Background: an optimization exercise with open tools, aiming at small area and a short achievable clock period. Do not read the settings as production practice.
Only simulation tests tie the RTL to the original design; equivalence was not proved.
The series may have gaps, and a smaller design here may also do less where the tests do not look.

Figure 1. Sequential cells coloured by netlist name (run 1).
Other cells in grey.
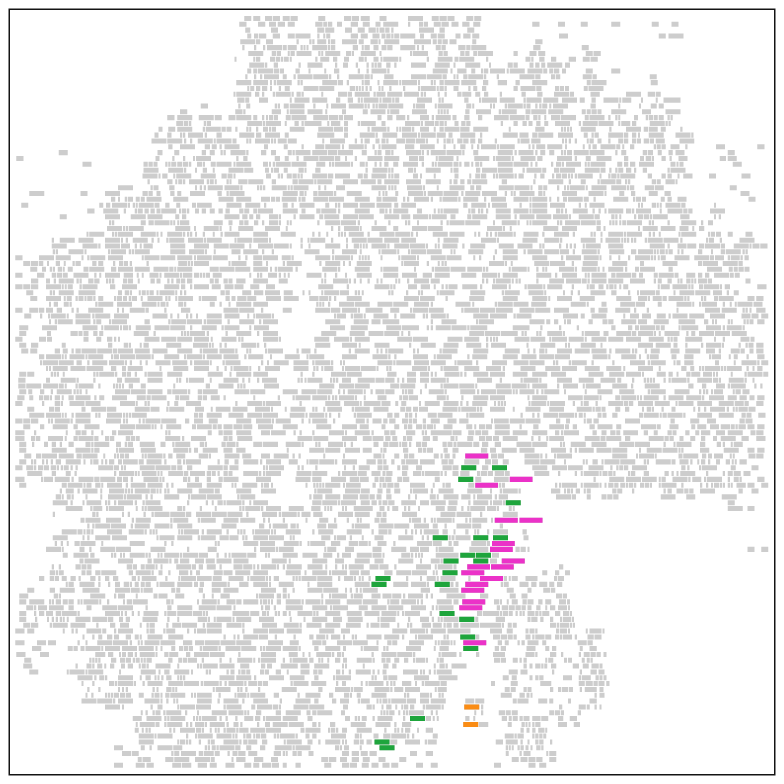
Figure 2. Port wiring (run 1).
Scale bar: 100 um.
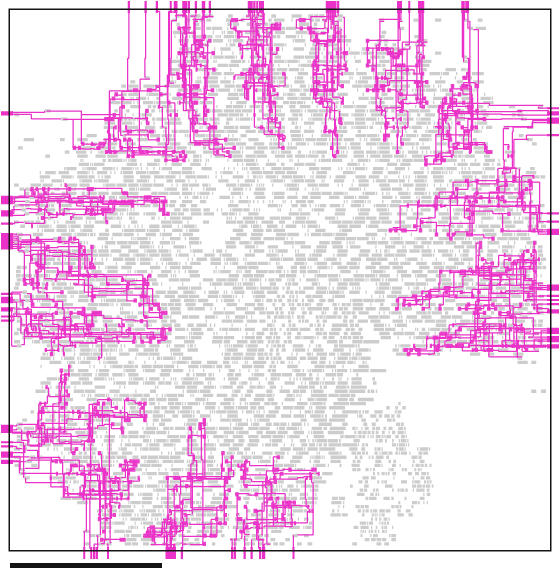
Figure 3. The clock tree on the layout (run 1).
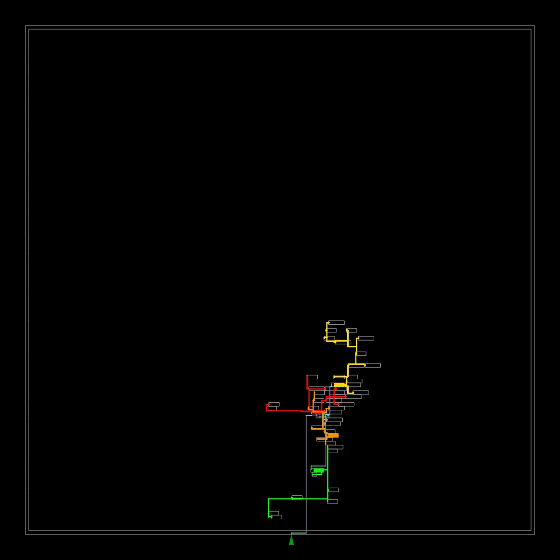
Figure 4. Gate families picked out (run 1).
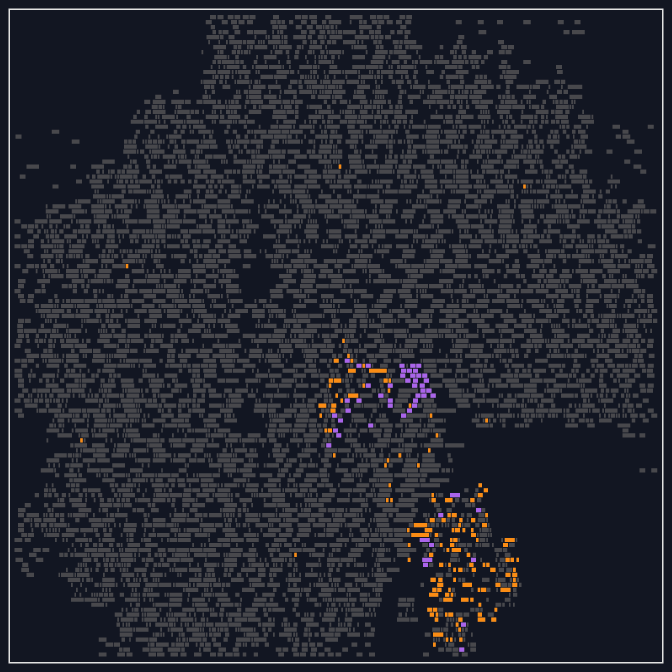
===== flow/config.mk =====
export PLATFORM = sky130hd
export DESIGN_NAME = mac_acc_sigmoid
export DESIGN_NICKNAME = mac_acc_sigmoid
export VERILOG_FILES = /design/flow/design.v
export SDC_FILE = /design/flow/constraint.sdc
export NUM_CORES = 4
export LEC_CHECK = 0
export CAP_MARGIN = 20
export CORE_MARGIN = 2
export CORE_UTILIZATION = 40
export SLEW_MARGIN = 20

===== flow/constraint.sdc =====
create_clock -name core_clock -period 11.5 [get_ports {clk2}]
set_input_delay 2.3000 -clock core_clock [delete_from_list [all_inputs] [get_ports {clk2}]]
set_output_delay 2.3000 -clock core_clock [all_outputs]
set_load 0.01 [all_outputs]

===== flow/design.v =====
`timescale 1ns / 1ps
module mult(
    input signed [7:0] a,
    input signed [7:0] b,
    output signed [15:0] p
);
    assign p=a*b;
endmodule
`timescale 1ns / 1ps
module adder #(
    parameter WIDTH=16,
    parameter A_WIDTH=WIDTH,
    parameter B_WIDTH=WIDTH)
    (
    input signed[A_WIDTH-1:0] a,
    input signed[B_WIDTH-1:0] b,
    output signed[WIDTH:0] s
    );
    assign s=a+b;
endmodule
`timescale 1ns / 1ps
module adder22(
    input signed[19:0] a,
    input signed[21:0] b,
    output signed[21:0] s
    );
    assign s=a+b;
endmodule
`timescale 1ns / 1ps
module mac1(
    input clk,
    input [127:0] pixels,
    input [127:0] weights,
    output [19:0] sum
    );
    wire [255:0] p;
    wire [135:0] s1;
    wire [71:0] s2;
    wire [37:0] s3;
    genvar i;
    generate
      for (i=0;i<=15;i=i+1)
        mult multName(pixels[(127-8*i):(127-8*i-7)],
                      weights[(127-8*i):(127-8*i-7)],
                      p[(255-16*i):(255-16*i-15)]);
    endgenerate
    genvar k;
    generate
      for (k=0;k<=7;k=k+1)
        adder #(16) adder16Name(p[(255-16*2*k):(255-16*2*k-15)],
                            p[(255-16*(2*k+1)):(255-16*(2*k+1)-15)],
                            s1[(135-17*k):(135-17*k-16)]);
    endgenerate
    adder #(17) adder17_1(s1[135:119],s1[118:102],s2[71:54]);
    adder #(17) adder17_2(s1[101:85],s1[84:68],s2[53:36]);
    adder #(17) adder17_3(s1[67:51],s1[50:34],s2[35:18]);
    adder #(17) adder17_4(s1[33:17],s1[16:0],s2[17:0]);
    adder #(18) adder18_1(s2[71:54],s2[53:36],s3[37:19]);
    adder #(18) adder18_2(s2[35:18],s2[17:0],s3[18:0]);
    adder #(19) adder19_1(s3[37:19],s3[18:0],sum);
endmodule
`timescale 1ns / 1ps
module acc_ctrl(
    input clk,
    input rst,
    output sel,
    output en
);
    reg[1:0] next_state, curr_state;
    parameter s1 = 2'b00;
    parameter s2 = 2'b01;
    parameter s3 = 2'b10;
    parameter s4 = 2'b11;
    always @(posedge clk) begin
        if(rst)
            curr_state <= s1;
        else
            curr_state <= next_state;
    end
    always @(curr_state) begin
        case(curr_state)
            s1: next_state = s2;
            s2: next_state = s3;
            s3: next_state = s4;
            s4: next_state = s1;
        endcase
    end
    assign sel = (curr_state ==s1) ? 1'b1 : 1'b0;
    assign en =  (curr_state ==s4) ? 1'b1 : 1'b0;
endmodule
`timescale 1ns / 1ps
module acc(
    input [19:0] din,
    input [7:0] b,
    input clk,
    input rst,
    output reg [21:0] dout);
    reg [21:0] accReg, muxout;
    wire sel,en;
    wire [21:0] b_est,sum;
    adder22 u1(din, muxout,sum);
    acc_ctrl u2(clk,rst,sel,en);
    assign b_est = {{14{b[7]}},b};  
    always @(posedge clk) begin
        if(en) begin
            dout <=sum;
        end
    end
    always @(posedge clk)
        accReg <=sum;
    always @(*) begin
        if(sel)
            muxout = b_est;
        else
            muxout = accReg;
    end
endmodule
`timescale 1ns / 1ps
module dist_mem_gen_0(
    input [8:0] a,
    output reg [5:0] spo
    );
    always @(*) begin
        case (a)
            9'd0: spo = 6'd0;
            9'd1: spo = 6'd0;
            9'd2: spo = 6'd0;
            9'd3: spo = 6'd0;
            9'd4: spo = 6'd0;
            9'd5: spo = 6'd1;
            9'd6: spo = 6'd1;
            9'd7: spo = 6'd1;
            9'd8: spo = 6'd1;
            9'd9: spo = 6'd2;
            9'd10: spo = 6'd2;
            9'd11: spo = 6'd2;
            9'd12: spo = 6'd2;
            9'd13: spo = 6'd3;
            9'd14: spo = 6'd3;
            9'd15: spo = 6'd3;
            9'd16: spo = 6'd3;
            9'd17: spo = 6'd4;
            9'd18: spo = 6'd4;
            9'd19: spo = 6'd4;
            9'd20: spo = 6'd4;
            9'd21: spo = 6'd5;
            9'd22: spo = 6'd5;
            9'd23: spo = 6'd5;
            9'd24: spo = 6'd5;
            9'd25: spo = 6'd6;
            9'd26: spo = 6'd6;
            9'd27: spo = 6'd6;
            9'd28: spo = 6'd6;
            9'd29: spo = 6'd7;
            9'd30: spo = 6'd7;
            9'd31: spo = 6'd7;
            9'd32: spo = 6'd7;
            9'd33: spo = 6'd8;
            9'd34: spo = 6'd8;
            9'd35: spo = 6'd8;
            9'd36: spo = 6'd8;
            9'd37: spo = 6'd9;
            9'd38: spo = 6'd9;
            9'd39: spo = 6'd9;
            9'd40: spo = 6'd9;
            9'd41: spo = 6'd10;
            9'd42: spo = 6'd10;
            9'd43: spo = 6'd10;
            9'd44: spo = 6'd10;
            9'd45: spo = 6'd11;
            9'd46: spo = 6'd11;
            9'd47: spo = 6'd11;
            9'd48: spo = 6'd11;
            9'd49: spo = 6'd12;
            9'd50: spo = 6'd12;
            9'd51: spo = 6'd12;
            9'd52: spo = 6'd12;
            9'd53: spo = 6'd13;
            9'd54: spo = 6'd13;
            9'd55: spo = 6'd13;
            9'd56: spo = 6'd13;
            9'd57: spo = 6'd14;
            9'd58: spo = 6'd14;
            9'd59: spo = 6'd14;
            9'd60: spo = 6'd14;
            9'd61: spo = 6'd14;
            9'd62: spo = 6'd15;
            9'd63: spo = 6'd15;
            9'd64: spo = 6'd15;
            9'd65: spo = 6'd15;
            9'd66: spo = 6'd16;
            9'd67: spo = 6'd16;
            9'd68: spo = 6'd16;
            9'd69: spo = 6'd16;
            9'd70: spo = 6'd17;
            9'd71: spo = 6'd17;
            9'd72: spo = 6'd17;
            9'd73: spo = 6'd17;
            9'd74: spo = 6'd18;
            9'd75: spo = 6'd18;
            9'd76: spo = 6'd18;
            9'd77: spo = 6'd18;
            9'd78: spo = 6'd18;
            9'd79: spo = 6'd19;
            9'd80: spo = 6'd19;
            9'd81: spo = 6'd19;
            9'd82: spo = 6'd19;
            9'd83: spo = 6'd20;
            9'd84: spo = 6'd20;
            9'd85: spo = 6'd20;
            9'd86: spo = 6'd20;
            9'd87: spo = 6'd20;
            9'd88: spo = 6'd21;
            9'd89: spo = 6'd21;
            9'd90: spo = 6'd21;
            9'd91: spo = 6'd21;
            9'd92: spo = 6'd22;
            9'd93: spo = 6'd22;
            9'd94: spo = 6'd22;
            9'd95: spo = 6'd22;
            9'd96: spo = 6'd22;
            9'd97: spo = 6'd23;
            9'd98: spo = 6'd23;
            9'd99: spo = 6'd23;
            9'd100: spo = 6'd23;
            9'd101: spo = 6'd24;
            9'd102: spo = 6'd24;
            9'd103: spo = 6'd24;
            9'd104: spo = 6'd24;
            9'd105: spo = 6'd24;
            9'd106: spo = 6'd25;
            9'd107: spo = 6'd25;
            9'd108: spo = 6'd25;
            9'd109: spo = 6'd25;
            9'd110: spo = 6'd25;
            9'd111: spo = 6'd26;
            9'd112: spo = 6'd26;
            9'd113: spo = 6'd26;
            9'd114: spo = 6'd26;
            9'd115: spo = 6'd26;
            9'd116: spo = 6'd27;
            9'd117: spo = 6'd27;
            9'd118: spo = 6'd27;
            9'd119: spo = 6'd27;
            9'd120: spo = 6'd27;
            9'd121: spo = 6'd28;
            9'd122: spo = 6'd28;
            9'd123: spo = 6'd28;
            9'd124: spo = 6'd28;
            9'd125: spo = 6'd28;
            9'd126: spo = 6'd29;
            9'd127: spo = 6'd29;
            9'd128: spo = 6'd29;
            9'd129: spo = 6'd29;
            9'd130: spo = 6'd29;
            9'd131: spo = 6'd30;
            9'd132: spo = 6'd30;
            9'd133: spo = 6'd30;
            9'd134: spo = 6'd30;
            9'd135: spo = 6'd30;
            9'd136: spo = 6'd31;
            9'd137: spo = 6'd31;
            9'd138: spo = 6'd31;
            9'd139: spo = 6'd31;
            9'd140: spo = 6'd31;
            9'd141: spo = 6'd32;
            9'd142: spo = 6'd32;
            9'd143: spo = 6'd32;
            9'd144: spo = 6'd32;
            9'd145: spo = 6'd32;
            9'd146: spo = 6'd32;
            9'd147: spo = 6'd33;
            9'd148: spo = 6'd33;
            9'd149: spo = 6'd33;
            9'd150: spo = 6'd33;
            9'd151: spo = 6'd33;
            9'd152: spo = 6'd34;
            9'd153: spo = 6'd34;
            9'd154: spo = 6'd34;
            9'd155: spo = 6'd34;
            9'd156: spo = 6'd34;
            9'd157: spo = 6'd34;
            9'd158: spo = 6'd35;
            9'd159: spo = 6'd35;
            9'd160: spo = 6'd35;
            9'd161: spo = 6'd35;
            9'd162: spo = 6'd35;
            9'd163: spo = 6'd36;
            9'd164: spo = 6'd36;
            9'd165: spo = 6'd36;
            9'd166: spo = 6'd36;
            9'd167: spo = 6'd36;
            9'd168: spo = 6'd36;
            9'd169: spo = 6'd37;
            9'd170: spo = 6'd37;
            9'd171: spo = 6'd37;
            9'd172: spo = 6'd37;
            9'd173: spo = 6'd37;
            9'd174: spo = 6'd37;
            9'd175: spo = 6'd38;
            9'd176: spo = 6'd38;
            9'd177: spo = 6'd38;
            9'd178: spo = 6'd38;
            9'd179: spo = 6'd38;
            9'd180: spo = 6'd38;
            9'd181: spo = 6'd38;
            9'd182: spo = 6'd39;
            9'd183: spo = 6'd39;
            9'd184: spo = 6'd39;
            9'd185: spo = 6'd39;
            9'd186: spo = 6'd39;
            9'd187: spo = 6'd39;
            9'd188: spo = 6'd40;
            9'd189: spo = 6'd40;
            9'd190: spo = 6'd40;
            9'd191: spo = 6'd40;
            9'd192: spo = 6'd40;
            9'd193: spo = 6'd40;
            9'd194: spo = 6'd40;
            9'd195: spo = 6'd41;
            9'd196: spo = 6'd41;
            9'd197: spo = 6'd41;
            9'd198: spo = 6'd41;
            9'd199: spo = 6'd41;
            9'd200: spo = 6'd41;
            9'd201: spo = 6'd41;
            9'd202: spo = 6'd42;
            9'd203: spo = 6'd42;
            9'd204: spo = 6'd42;
            9'd205: spo = 6'd42;
            9'd206: spo = 6'd42;
            9'd207: spo = 6'd42;
            9'd208: spo = 6'd42;
            9'd209: spo = 6'd43;
            9'd210: spo = 6'd43;
            9'd211: spo = 6'd43;
            9'd212: spo = 6'd43;
            9'd213: spo = 6'd43;
            9'd214: spo = 6'd43;
            9'd215: spo = 6'd43;
            9'd216: spo = 6'd44;
            9'd217: spo = 6'd44;
            9'd218: spo = 6'd44;
            9'd219: spo = 6'd44;
            9'd220: spo = 6'd44;
            9'd221: spo = 6'd44;
            9'd222: spo = 6'd44;
            9'd223: spo = 6'd44;
            9'd224: spo = 6'd45;
            9'd225: spo = 6'd45;
            9'd226: spo = 6'd45;
            9'd227: spo = 6'd45;
            9'd228: spo = 6'd45;
            9'd229: spo = 6'd45;
            9'd230: spo = 6'd45;
            9'd231: spo = 6'd45;
            9'd232: spo = 6'd46;
            9'd233: spo = 6'd46;
            9'd234: spo = 6'd46;
            9'd235: spo = 6'd46;
            9'd236: spo = 6'd46;
            9'd237: spo = 6'd46;
            9'd238: spo = 6'd46;
            9'd239: spo = 6'd46;
            9'd240: spo = 6'd46;
            9'd241: spo = 6'd47;
            9'd242: spo = 6'd47;
            9'd243: spo = 6'd47;
            9'd244: spo = 6'd47;
            9'd245: spo = 6'd47;
            9'd246: spo = 6'd47;
            9'd247: spo = 6'd47;
            9'd248: spo = 6'd47;
            9'd249: spo = 6'd47;
            9'd250: spo = 6'd48;
            9'd251: spo = 6'd48;
            9'd252: spo = 6'd48;
            9'd253: spo = 6'd48;
            9'd254: spo = 6'd48;
            9'd255: spo = 6'd48;
            9'd256: spo = 6'd48;
            9'd257: spo = 6'd48;
            9'd258: spo = 6'd48;
            9'd259: spo = 6'd49;
            9'd260: spo = 6'd49;
            9'd261: spo = 6'd49;
            9'd262: spo = 6'd49;
            9'd263: spo = 6'd49;
            9'd264: spo = 6'd49;
            9'd265: spo = 6'd49;
            9'd266: spo = 6'd49;
            9'd267: spo = 6'd49;
            9'd268: spo = 6'd49;
            9'd269: spo = 6'd50;
            9'd270: spo = 6'd50;
            9'd271: spo = 6'd50;
            9'd272: spo = 6'd50;
            9'd273: spo = 6'd50;
            9'd274: spo = 6'd50;
            9'd275: spo = 6'd50;
            9'd276: spo = 6'd50;
            9'd277: spo = 6'd50;
            9'd278: spo = 6'd50;
            9'd279: spo = 6'd50;
            9'd280: spo = 6'd51;
            9'd281: spo = 6'd51;
            9'd282: spo = 6'd51;
            9'd283: spo = 6'd51;
            9'd284: spo = 6'd51;
            9'd285: spo = 6'd51;
            9'd286: spo = 6'd51;
            9'd287: spo = 6'd51;
            9'd288: spo = 6'd51;
            9'd289: spo = 6'd51;
            9'd290: spo = 6'd51;
            9'd291: spo = 6'd52;
            9'd292: spo = 6'd52;
            9'd293: spo = 6'd52;
            9'd294: spo = 6'd52;
            9'd295: spo = 6'd52;
            9'd296: spo = 6'd52;
            9'd297: spo = 6'd52;
            9'd298: spo = 6'd52;
            9'd299: spo = 6'd52;
            9'd300: spo = 6'd52;
            9'd301: spo = 6'd52;
            9'd302: spo = 6'd52;
            9'd303: spo = 6'd53;
            9'd304: spo = 6'd53;
            9'd305: spo = 6'd53;
            9'd306: spo = 6'd53;
            9'd307: spo = 6'd53;
            9'd308: spo = 6'd53;
            9'd309: spo = 6'd53;
            9'd310: spo = 6'd53;
            9'd311: spo = 6'd53;
            9'd312: spo = 6'd53;
            9'd313: spo = 6'd53;
            9'd314: spo = 6'd53;
            9'd315: spo = 6'd53;
            9'd316: spo = 6'd54;
            9'd317: spo = 6'd54;
            9'd318: spo = 6'd54;
            9'd319: spo = 6'd54;
            9'd320: spo = 6'd54;
            9'd321: spo = 6'd54;
            9'd322: spo = 6'd54;
            9'd323: spo = 6'd54;
            9'd324: spo = 6'd54;
            9'd325: spo = 6'd54;
            9'd326: spo = 6'd54;
            9'd327: spo = 6'd54;
            9'd328: spo = 6'd54;
            9'd329: spo = 6'd54;
            9'd330: spo = 6'd54;
            9'd331: spo = 6'd55;
            9'd332: spo = 6'd55;
            9'd333: spo = 6'd55;
            9'd334: spo = 6'd55;
            9'd335: spo = 6'd55;
            9'd336: spo = 6'd55;
            9'd337: spo = 6'd55;
            9'd338: spo = 6'd55;
            9'd339: spo = 6'd55;
            9'd340: spo = 6'd55;
            9'd341: spo = 6'd55;
            9'd342: spo = 6'd55;
            9'd343: spo = 6'd55;
            9'd344: spo = 6'd55;
            9'd345: spo = 6'd55;
            9'd346: spo = 6'd55;
            9'd347: spo = 6'd56;
            9'd348: spo = 6'd56;
            9'd349: spo = 6'd56;
            9'd350: spo = 6'd56;
            9'd351: spo = 6'd56;
            9'd352: spo = 6'd56;
            9'd353: spo = 6'd56;
            9'd354: spo = 6'd56;
            9'd355: spo = 6'd56;
            9'd356: spo = 6'd56;
            9'd357: spo = 6'd56;
            9'd358: spo = 6'd56;
            9'd359: spo = 6'd56;
            9'd360: spo = 6'd56;
            9'd361: spo = 6'd56;
            9'd362: spo = 6'd56;
            9'd363: spo = 6'd56;
            9'd364: spo = 6'd56;
            9'd365: spo = 6'd57;
            9'd366: spo = 6'd57;
            9'd367: spo = 6'd57;
            9'd368: spo = 6'd57;
            9'd369: spo = 6'd57;
            9'd370: spo = 6'd57;
            9'd371: spo = 6'd57;
            9'd372: spo = 6'd57;
            9'd373: spo = 6'd57;
            9'd374: spo = 6'd57;
            9'd375: spo = 6'd57;
            9'd376: spo = 6'd57;
            9'd377: spo = 6'd57;
            9'd378: spo = 6'd57;
            9'd379: spo = 6'd57;
            9'd380: spo = 6'd57;
            9'd381: spo = 6'd57;
            9'd382: spo = 6'd57;
            9'd383: spo = 6'd57;
            9'd384: spo = 6'd57;
            9'd385: spo = 6'd57;
            9'd386: spo = 6'd58;
            9'd387: spo = 6'd58;
            9'd388: spo = 6'd58;
            9'd389: spo = 6'd58;
            9'd390: spo = 6'd58;
            9'd391: spo = 6'd58;
            9'd392: spo = 6'd58;
            9'd393: spo = 6'd58;
            9'd394: spo = 6'd58;
            9'd395: spo = 6'd58;
            9'd396: spo = 6'd58;
            9'd397: spo = 6'd58;
            9'd398: spo = 6'd58;
            9'd399: spo = 6'd58;
            9'd400: spo = 6'd58;
            9'd401: spo = 6'd58;
            9'd402: spo = 6'd58;
            9'd403: spo = 6'd58;
            9'd404: spo = 6'd58;
            9'd405: spo = 6'd58;
            9'd406: spo = 6'd58;
            9'd407: spo = 6'd58;
            9'd408: spo = 6'd58;
            9'd409: spo = 6'd58;
            9'd410: spo = 6'd59;
            9'd411: spo = 6'd59;
            9'd412: spo = 6'd59;
            9'd413: spo = 6'd59;
            9'd414: spo = 6'd59;
            9'd415: spo = 6'd59;
            9'd416: spo = 6'd59;
            9'd417: spo = 6'd59;
            9'd418: spo = 6'd59;
            9'd419: spo = 6'd59;
            9'd420: spo = 6'd59;
            9'd421: spo = 6'd59;
            9'd422: spo = 6'd59;
            9'd423: spo = 6'd59;
            9'd424: spo = 6'd59;
            9'd425: spo = 6'd59;
            9'd426: spo = 6'd59;
            9'd427: spo = 6'd59;
            9'd428: spo = 6'd59;
            9'd429: spo = 6'd59;
            9'd430: spo = 6'd59;
            9'd431: spo = 6'd59;
            9'd432: spo = 6'd59;
            9'd433: spo = 6'd59;
            9'd434: spo = 6'd59;
            9'd435: spo = 6'd59;
            9'd436: spo = 6'd59;
            9'd437: spo = 6'd59;
            9'd438: spo = 6'd59;
            9'd439: spo = 6'd59;
            9'd440: spo = 6'd60;
            9'd441: spo = 6'd60;
            9'd442: spo = 6'd60;
            9'd443: spo = 6'd60;
            9'd444: spo = 6'd60;
            9'd445: spo = 6'd60;
            9'd446: spo = 6'd60;
            9'd447: spo = 6'd60;
            9'd448: spo = 6'd60;
            9'd449: spo = 6'd60;
            9'd450: spo = 6'd60;
            9'd451: spo = 6'd60;
            9'd452: spo = 6'd60;
            9'd453: spo = 6'd60;
            9'd454: spo = 6'd60;
            9'd455: spo = 6'd60;
            9'd456: spo = 6'd60;
            9'd457: spo = 6'd60;
            9'd458: spo = 6'd60;
            9'd459: spo = 6'd60;
            9'd460: spo = 6'd60;
            9'd461: spo = 6'd60;
            9'd462: spo = 6'd60;
            9'd463: spo = 6'd60;
            9'd464: spo = 6'd60;
            9'd465: spo = 6'd60;
            9'd466: spo = 6'd60;
            9'd467: spo = 6'd60;
            9'd468: spo = 6'd60;
            9'd469: spo = 6'd60;
            9'd470: spo = 6'd60;
            9'd471: spo = 6'd60;
            9'd472: spo = 6'd60;
            9'd473: spo = 6'd60;
            9'd474: spo = 6'd60;
            9'd475: spo = 6'd60;
            9'd476: spo = 6'd60;
            9'd477: spo = 6'd60;
            9'd478: spo = 6'd61;
            9'd479: spo = 6'd61;
            9'd480: spo = 6'd61;
            9'd481: spo = 6'd61;
            9'd482: spo = 6'd61;
            9'd483: spo = 6'd61;
            9'd484: spo = 6'd61;
            9'd485: spo = 6'd61;
            9'd486: spo = 6'd61;
            9'd487: spo = 6'd61;
            9'd488: spo = 6'd61;
            9'd489: spo = 6'd61;
            9'd490: spo = 6'd61;
            9'd491: spo = 6'd61;
            9'd492: spo = 6'd61;
            9'd493: spo = 6'd61;
            9'd494: spo = 6'd61;
            9'd495: spo = 6'd61;
            9'd496: spo = 6'd61;
            9'd497: spo = 6'd61;
            9'd498: spo = 6'd61;
            9'd499: spo = 6'd61;
            9'd500: spo = 6'd61;
            9'd501: spo = 6'd61;
            9'd502: spo = 6'd61;
            9'd503: spo = 6'd61;
            9'd504: spo = 6'd61;
            9'd505: spo = 6'd61;
            9'd506: spo = 6'd61;
            9'd507: spo = 6'd61;
            9'd508: spo = 6'd61;
            9'd509: spo = 6'd61;
            9'd510: spo = 6'd61;
            9'd511: spo = 6'd61;
            default: spo = 6'd0;
        endcase
    end
endmodule
`timescale 1ns / 1ps
module addrConv(
    input [8:0] addrIN,
    input sign,
    output reg [8:0] addrOUT
    );
    always @(*) begin
       if (sign==0)
          addrOUT = addrIN;
       else
          addrOUT=~addrIN+1;
    end
endmodule
`timescale 1ns / 1ps
module dataConv(
    input [7:0] dataIN,
    input sign,
    output reg [7:0] dataOUT
    );
    always @(*) begin
       if (sign==0)
          dataOUT = dataIN;
       else
          dataOUT=~dataIN+1;
    end
endmodule
`timescale 1ns / 1ps
module saturationLogic(
    input [7:0] dataIN,
    input sign,
    input ovf,
    output reg [7:0] dataOUT
    );
    always @(*) begin
      if (ovf==0) 
        dataOUT = dataIN;
      else begin
        if (sign==0)
           dataOUT = 8'b01000000;
        else
           dataOUT = 8'b11000000;
       end
    end
endmodule
`timescale 1ns / 1ps
module sigmoid(
    input [8:0] addr,
    input sign,
    input ovf,
    output [7:0] data
    );
    wire [8:0] lutaddr;
    wire [5:0] lutdata;
    wire [7:0] dataext, datasigned;
    addrConv u1 (addr, sign, lutaddr);
    dist_mem_gen_0 u2 (lutaddr, lutdata);
    assign dataext = {2'b00, lutdata};
    dataConv u3 (dataext, sign, datasigned);
    saturationLogic u4 (datasigned, sign, ovf, data);
endmodule
module sigmoid_func(
    input[21:0] in,
    output[7:0] out
);
wire[16:0] y;
reg ovf;
wire sign;
wire out1,out2,out3,out4,out5,out6;
wire[8:0] data;
assign y=in[21:5];
assign sign=y[16];
assign data=y[8:0];
or u1(out1,y[15],y[14],y[13],y[12],y[11],y[10],y[9]);
and u2(out2,y[15],y[14],y[13],y[12],y[11],y[10],y[9]);
or u3(out3,y[8],y[7],y[6],y[5],y[4],y[3],y[2],y[1],y[0]);
not u4(out4,out2);
not u5(out5,out3);
or u6(out6,out4,out5);
always @(*) begin
  if (sign ==1'b0) begin
    ovf<=out1;
  end
  else begin
    ovf<=out6;
  end
end
sigmoid sig(data,sign,ovf,out);
endmodule
`timescale 1ns / 1ps
module mac_acc_sigmoid(
  input clk2,
  input rst2,
  input [127:0] pixelsIn,
  input [127:0] weightsIn,
  input [7:0] b,
  output [7:0] dout);
  wire [19:0] macOut;
  wire [21:0] dout_acc;
  mac1 MAC(clk2,pixelsIn,weightsIn,macOut);
  acc Accumulator(macOut,b,clk2,rst2,dout_acc);
  sigmoid_func sig(dout_acc,dout);
  endmodule

===== flow/run.sh =====
#!/bin/bash
# synth_recipe.tcl (not shown) runs the flow's synth.tcl, then flattens the netlist and writes it again
# the make line also repeats each setting of config.mk as NAME=value (left out here)
make -C /OpenROAD-flow-scripts/flow DESIGN_CONFIG=/design/flow/config.mk WORK_HOME=/design/flow/orfs CLKGATE_MAP_FILE= SYNTH_SCRIPT=/design/flow/synth_recipe.tcl finish

==> implementation parameters, run 1 <==
Parameter                              Value

STA
  Unrepaired setup endpoints after global routing    yes
  Finish-stage setup viols    0
  Hold slack final    0.641 ns
  Fmax achieved    88.5 MHz
  Shortest period the worst path allows    11.31 ns
  Setup Total Neg Slack    0 ns
  Number of endpoints with negative hold slack in the final report    0
  Setup Skew    0.00615 ns
  Max-slew violation total from the final report    0

Drt
  Antenna-violating nets left    0
  Met1 wire length    59.0 mm
  Vias    34029
  Met2 Routed Length    68.9 mm
  Met3 wire length    7.23 mm
  Number of iterations in the first detailed-routing pass    7
  Top layer in use    met4
  Post-detailed-route DRC marker count    0
  WL/cell    18.9 um

Worst setup path
  Startpoint of the worst-slack reg-to-reg timing path    Accumulator.u2.curr_state[0]$_SDFF_PP0_
  Register-to-register setup slack    1.78 ns
  Cell type of the slowest stage on the worst timing path    fa_2
  Worst Setup EP    Accumulator.dout[21]$_DFFE_PN_
  Data arrival time of the critical path    11.33 ns
  Sort of element at the start of the critical path    primary input
  Critical Path Max Stage Delay    0.64 ns
  Crit path kind    in -> reg
  Crit. End Element    flop
  Worst r2r path cells    30
  Launch point of the critical path    pixelsIn[110]
  Critical path buffer and inverter count    10
  Crit. path cell count    31
  Required time worst endpoint    11.53 ns
  Largest driver fanout on the critical path    4

Global routing
  GR Util met3    0.0310
  Number of global-route vias before repair    39278
  GRT Max-Usage Layer    met2
  Global-route congestion overflow total    0
  M1 GR Usage    0.306
  Wire length of the first global-routing pass    221 mm
  Aggregate global-route resource usage    0.228
  Maximum number of pins on one net before global-route repair    31

CTS
  Total of cells resized after clock tree synthesis    8
  TritonCTS clock tree    yes
  Post-cts hold buffer count    0
  Max Root-Sink Buffers    2

Placement
  Placement Setup Slack    -0.351 ns
  Number of buffers inserted by port buffering    273
  Last weighted congestion value of the routability-driven placer    0.936
  Half-perimeter wire length after placement    131 mm
  Total instance count after detailed placement    7343

Job
  # Max-Cap Violations    0

Yosys
  Top cells by area in the synthesized netlist    fa_1, inv_1, ha_1
  Number of synthesized flops with an enable pin    17
  Sequential cell area fraction in the yosys report    0.0200
  Top cell types by occurrence after synthesis    inv_1, fa_1, and2_1, nand2_1, ha_1
  Most frequent cell after synthesis    inv_1
  Combinational family with the most area after synthesis    adder cells
  Synth Instances    5001
  Xor/xnor cell area share of the yosys netlist    0.00946
  Share of the synthesized area in the top cell type    0.598
  Number of synthesized register bits    41
  Area leader, netlist    fa_1
  Area of the mapped netlist    0.0496 mm^2
  Synthesized net count    7113
  Adder and majority gate portion of the synthesized area    0.690
  Synth warn    7
  Mux contribution to synthesized area    0.00270
  Fraction of synthesis flops using an asynchronous set or reset pin    0

Cells and area
  Most flops, register    Accumulator.accReg
  Area Growth Syn to Fin    17.7%
  Layout cell share with drive strength beyond 1    0.102
  Multi-input combinational area share    0.725
  Non-clock buffer contribution to total cell area    0.112
  Filler Cell Count    11772
  Area of all placed cells without fillers    0.0584 mm^2
  Fraction of the core area covered by cells at the end of the flow    0.473
  Repair and plain buffers    754
  Most common library cell in the layout ignoring fill and taps    inv_1
  Final-layout clock-cell area share    0.00332
  Fraction of area in registers    0.0170
  Top class by area    multi-input gates
  Max reg flops    22
  Count of antenna diodes in the layout    1
  Net count, final    7829

Run status
  Run status    finished clean

Min path
  Launch instance of the worst min-delay path    Accumulator.u2.curr_state[1]$_SDFF_PP0_
  Kind of path behind the tightest hold check    reg -> reg
  Hold Path End    Accumulator.u2.curr_state[1]$_SDFF_PP0_

Die
  Tap cells    1637
  Full die area    0.127 mm^2
  Vertical die dimension    356 um
  Boundary pin count    274
  Die X-Extent    356 um
  Initial standard-cell utilization of the core    0.402
  # rows    129
Back to the opening pictures, Figure 1:
Magenta marks Accumulator.dout, flops 17. Green marks Accumulator.accReg, flops 22. Orange marks Accumulator.u2.curr_state, flops 2.

Back to the opening pictures, Figure 2:
Magenta marks pixelsIn, bits 128, direction input, edge 42 north, 37 west, 28 east, 21 south, end cells 1024, wire 17700 um.

Back to the opening pictures, Figure 3:
number of H-tree branching levels: 2
number of buffers created by CTS: 5
Sinks on Clock Net: 41
clock root buffer master: clkbuf_16
number of sequential storage elements: 41

Back to the opening pictures, Figure 4:
Purple marks XOR/XNOR gates, cells 51, most used xnor2_1. Orange marks inverting AOI/OAI gates, cells 135, most used a21oi_1.

Figure 5. Placement by cell class (run 1).
Scale bar: 100 um.
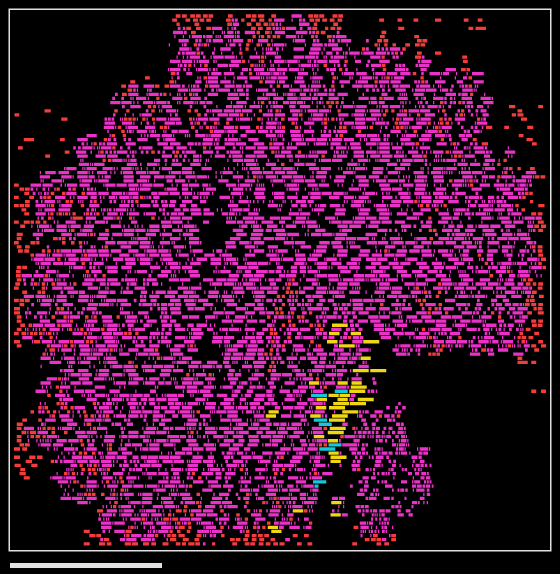

--- run 2: outline of the changes from run 1 ---
flow/design.v: 742 -> 5024 lines; modules unchanged: 11
  act10: new, 1044 lines
  mac_acc_sigmoid: edited, 13 -> 3278 lines
  removed: sigmoid_func
Figure 6. Placement by cell class (run 2).
Scale bar: 100 um.
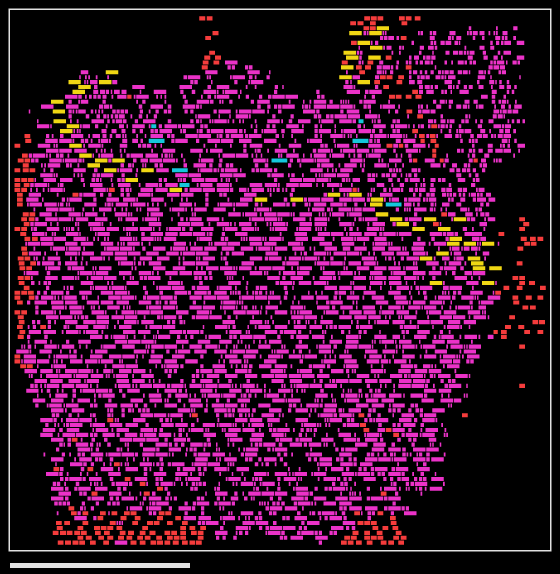
Yellow marks flops, cells 55, share of their area 2.9%. Magenta marks all other logic, cells 3567, share of their area 89%. Cyan marks clock drivers and dummy loads, cells 8, share of their area 0.42%. Red marks other buffers and delay cells, cells 284, share of their area 7.5%.

Figure 7. Gate families picked out (run 2).
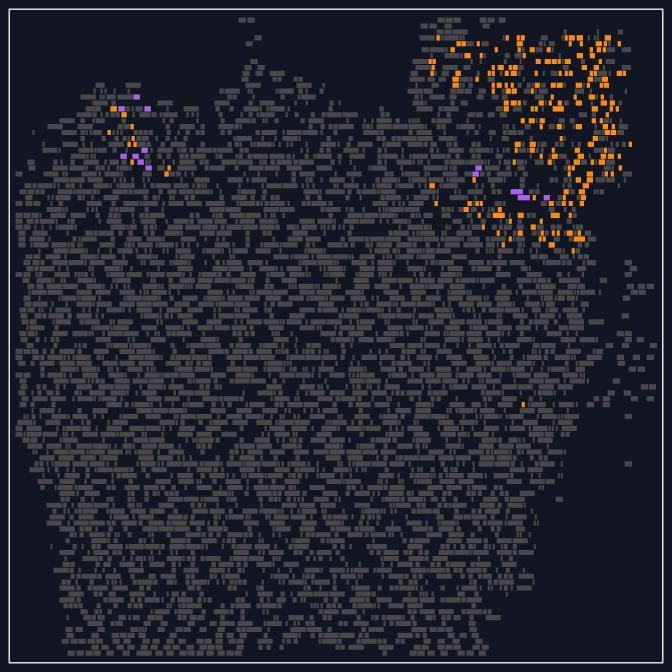
Purple marks XOR/XNOR gates, cells 13, most used xor2_1. Orange marks inverting AOI/OAI gates, cells 195, most used a21oi_1, where north-east.

Figure 8. Port wiring (run 2).
Scale bar: 100 um.
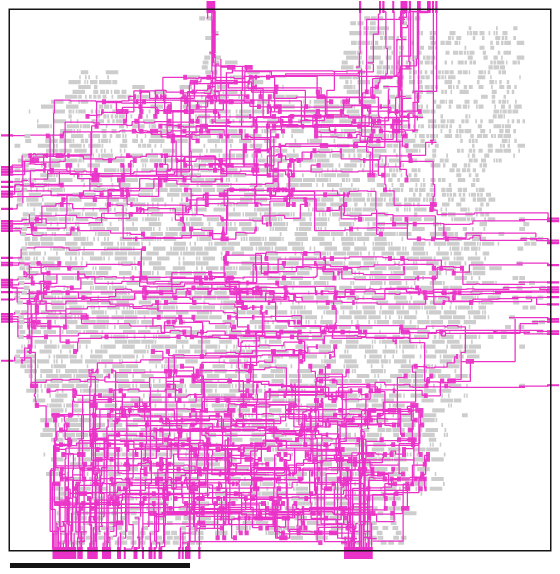
number of buffers inserted by port buffering: 273
boundary pin count: 274

==> implementation parameters, run 2 <==
Parameter                              Value

Run status
  Run status    finished clean

CTS
  Number of H-tree branching levels    2
  Post-cts hold buffer count    0
  TritonCTS clock tree    yes
  Total of cells resized after clock tree synthesis    0
  Number of buffers created by CTS    5
  Sinks on Clock Net    55

STA
  Setup Total Neg Slack    0 ns
  Hold slack final    0.454 ns
  Shortest period the worst path allows    8.65 ns
  Setup Skew    0.00835 ns
  Unrepaired setup endpoints after global routing    no
  Max-slew violation total from the final report    0
  Fmax achieved    116 MHz
  Number of endpoints with negative hold slack in the final report    0

Placement
  Last weighted congestion value of the routability-driven placer    1.04
  Placement Setup Slack    2.51 ns
  Total instance count after detailed placement    5061

Yosys
  Area of the mapped netlist    0.0350 mm^2
  Share of the synthesized area in the top cell type    0.585
  Synth Instances    3669
  Xor/xnor cell area share of the yosys netlist    0.00347
  Fraction of synthesis flops using an asynchronous set or reset pin    0
  Top cell types by occurrence after synthesis    fa_1, inv_1, and2_1, nand2_1, nor2_1
  Synth warn    2
  Top cells by area in the synthesized netlist    fa_1, and2_1, inv_1
  Area leader, netlist    fa_1
  Mux contribution to synthesized area    0.00390
  Sequential cell area fraction in the yosys report    0.0315
  Number of synthesized flops with an enable pin    0
  Number of synthesized register bits    55
  Adder and majority gate portion of the synthesized area    0.608
  Combinational family with the most area after synthesis    adder cells
  Most frequent cell after synthesis    fa_1

Cells and area
  Layout cell share with drive strength beyond 1    0.0143
  Number of sequential storage elements    55
  Final-layout clock-cell area share    0.00405
  Top class by area    multi-input gates
  Filler Cell Count    8631
  Fraction of the core area covered by cells at the end of the flow    0.453
  Most common library cell in the layout ignoring fill and taps    fa_1
  Count of antenna diodes in the layout    16
  Fraction of area in registers    0.0280
  Net count, final    5265
  Area of all placed cells without fillers    0.0393 mm^2
  Most flops, register    dreg

Worst setup path
  Required time worst endpoint    11.72 ns
  Launch point of the critical path    pixelsIn[26]
  Register-to-register setup slack    4.20 ns
  Crit. End Element    flop
  Startpoint of the worst-slack reg-to-reg timing path    ph[0]$_SDFF_PP0_
  Largest driver fanout on the critical path    8
  Crit. path cell count    20
  Critical Path Max Stage Delay    0.78 ns
  Critical path buffer and inverter count    8
  Crit path kind    in -> reg
  Data arrival time of the critical path    8.87 ns
  Cell type of the slowest stage on the worst timing path    clkdlybuf4s50_1

Global routing
  GR Util met3    0.0500
  Aggregate global-route resource usage    0.324
  Maximum number of pins on one net before global-route repair    55
  Global-route congestion overflow total    0
  Wire length of the first global-routing pass    206 mm
  Number of global-route vias before repair    30463
  GRT Max-Usage Layer    met2

Drt
  Top layer in use    met5
  Vias    27094
  Met2 Routed Length    66.2 mm
  Post-detailed-route DRC marker count    0
  Met1 wire length    53.5 mm
  WL/cell    27.7 um
  Antenna-violating nets left    0

Die
  Tap cells    1155
  Die X-Extent    300 um
  Vertical die dimension    300 um
  Full die area    0.0899 mm^2
  Initial standard-cell utilization of the core    0.403
  # rows    108

Job
  # Max-Cap Violations    0

Min path
  Launch instance of the worst min-delay path    ph[0]$_SDFF_PP0_
  Hold Path End    ph[0]$_SDFF_PP0_

-- static timing again, ports no longer ideal --
How much do the figures lean on ideal ports? The routed layouts below were timed once more, with nothing changed but the port constraints. Step 1 assumes that a clkbuf_16 drives the clock port and a buf_2 every other input. Step 2 moves the port delays by t, midway between the first and last clock arrival at a register: inputs arrive t later, outputs are due t later. That takes back most of the time a late clock gives input paths. a / b / c = ideal ports / drivers / drivers and shift; a / b = the first two.
run	t, ns	setup slack, ns	slew at the worst register clock pin (ns)
run 1	0.323	0.194 / 0.206 / -0.117	0.07 / 0.07
run 2	0.386	2.847 / 2.875 / 2.489	0.09 / 0.09
With both steps, setup timing fails in run 1, where it was met with ideal ports. For run 2, which loses most, drivers alone change the setup slack by +0.028 ns; drivers and shift together by -0.358 ns.
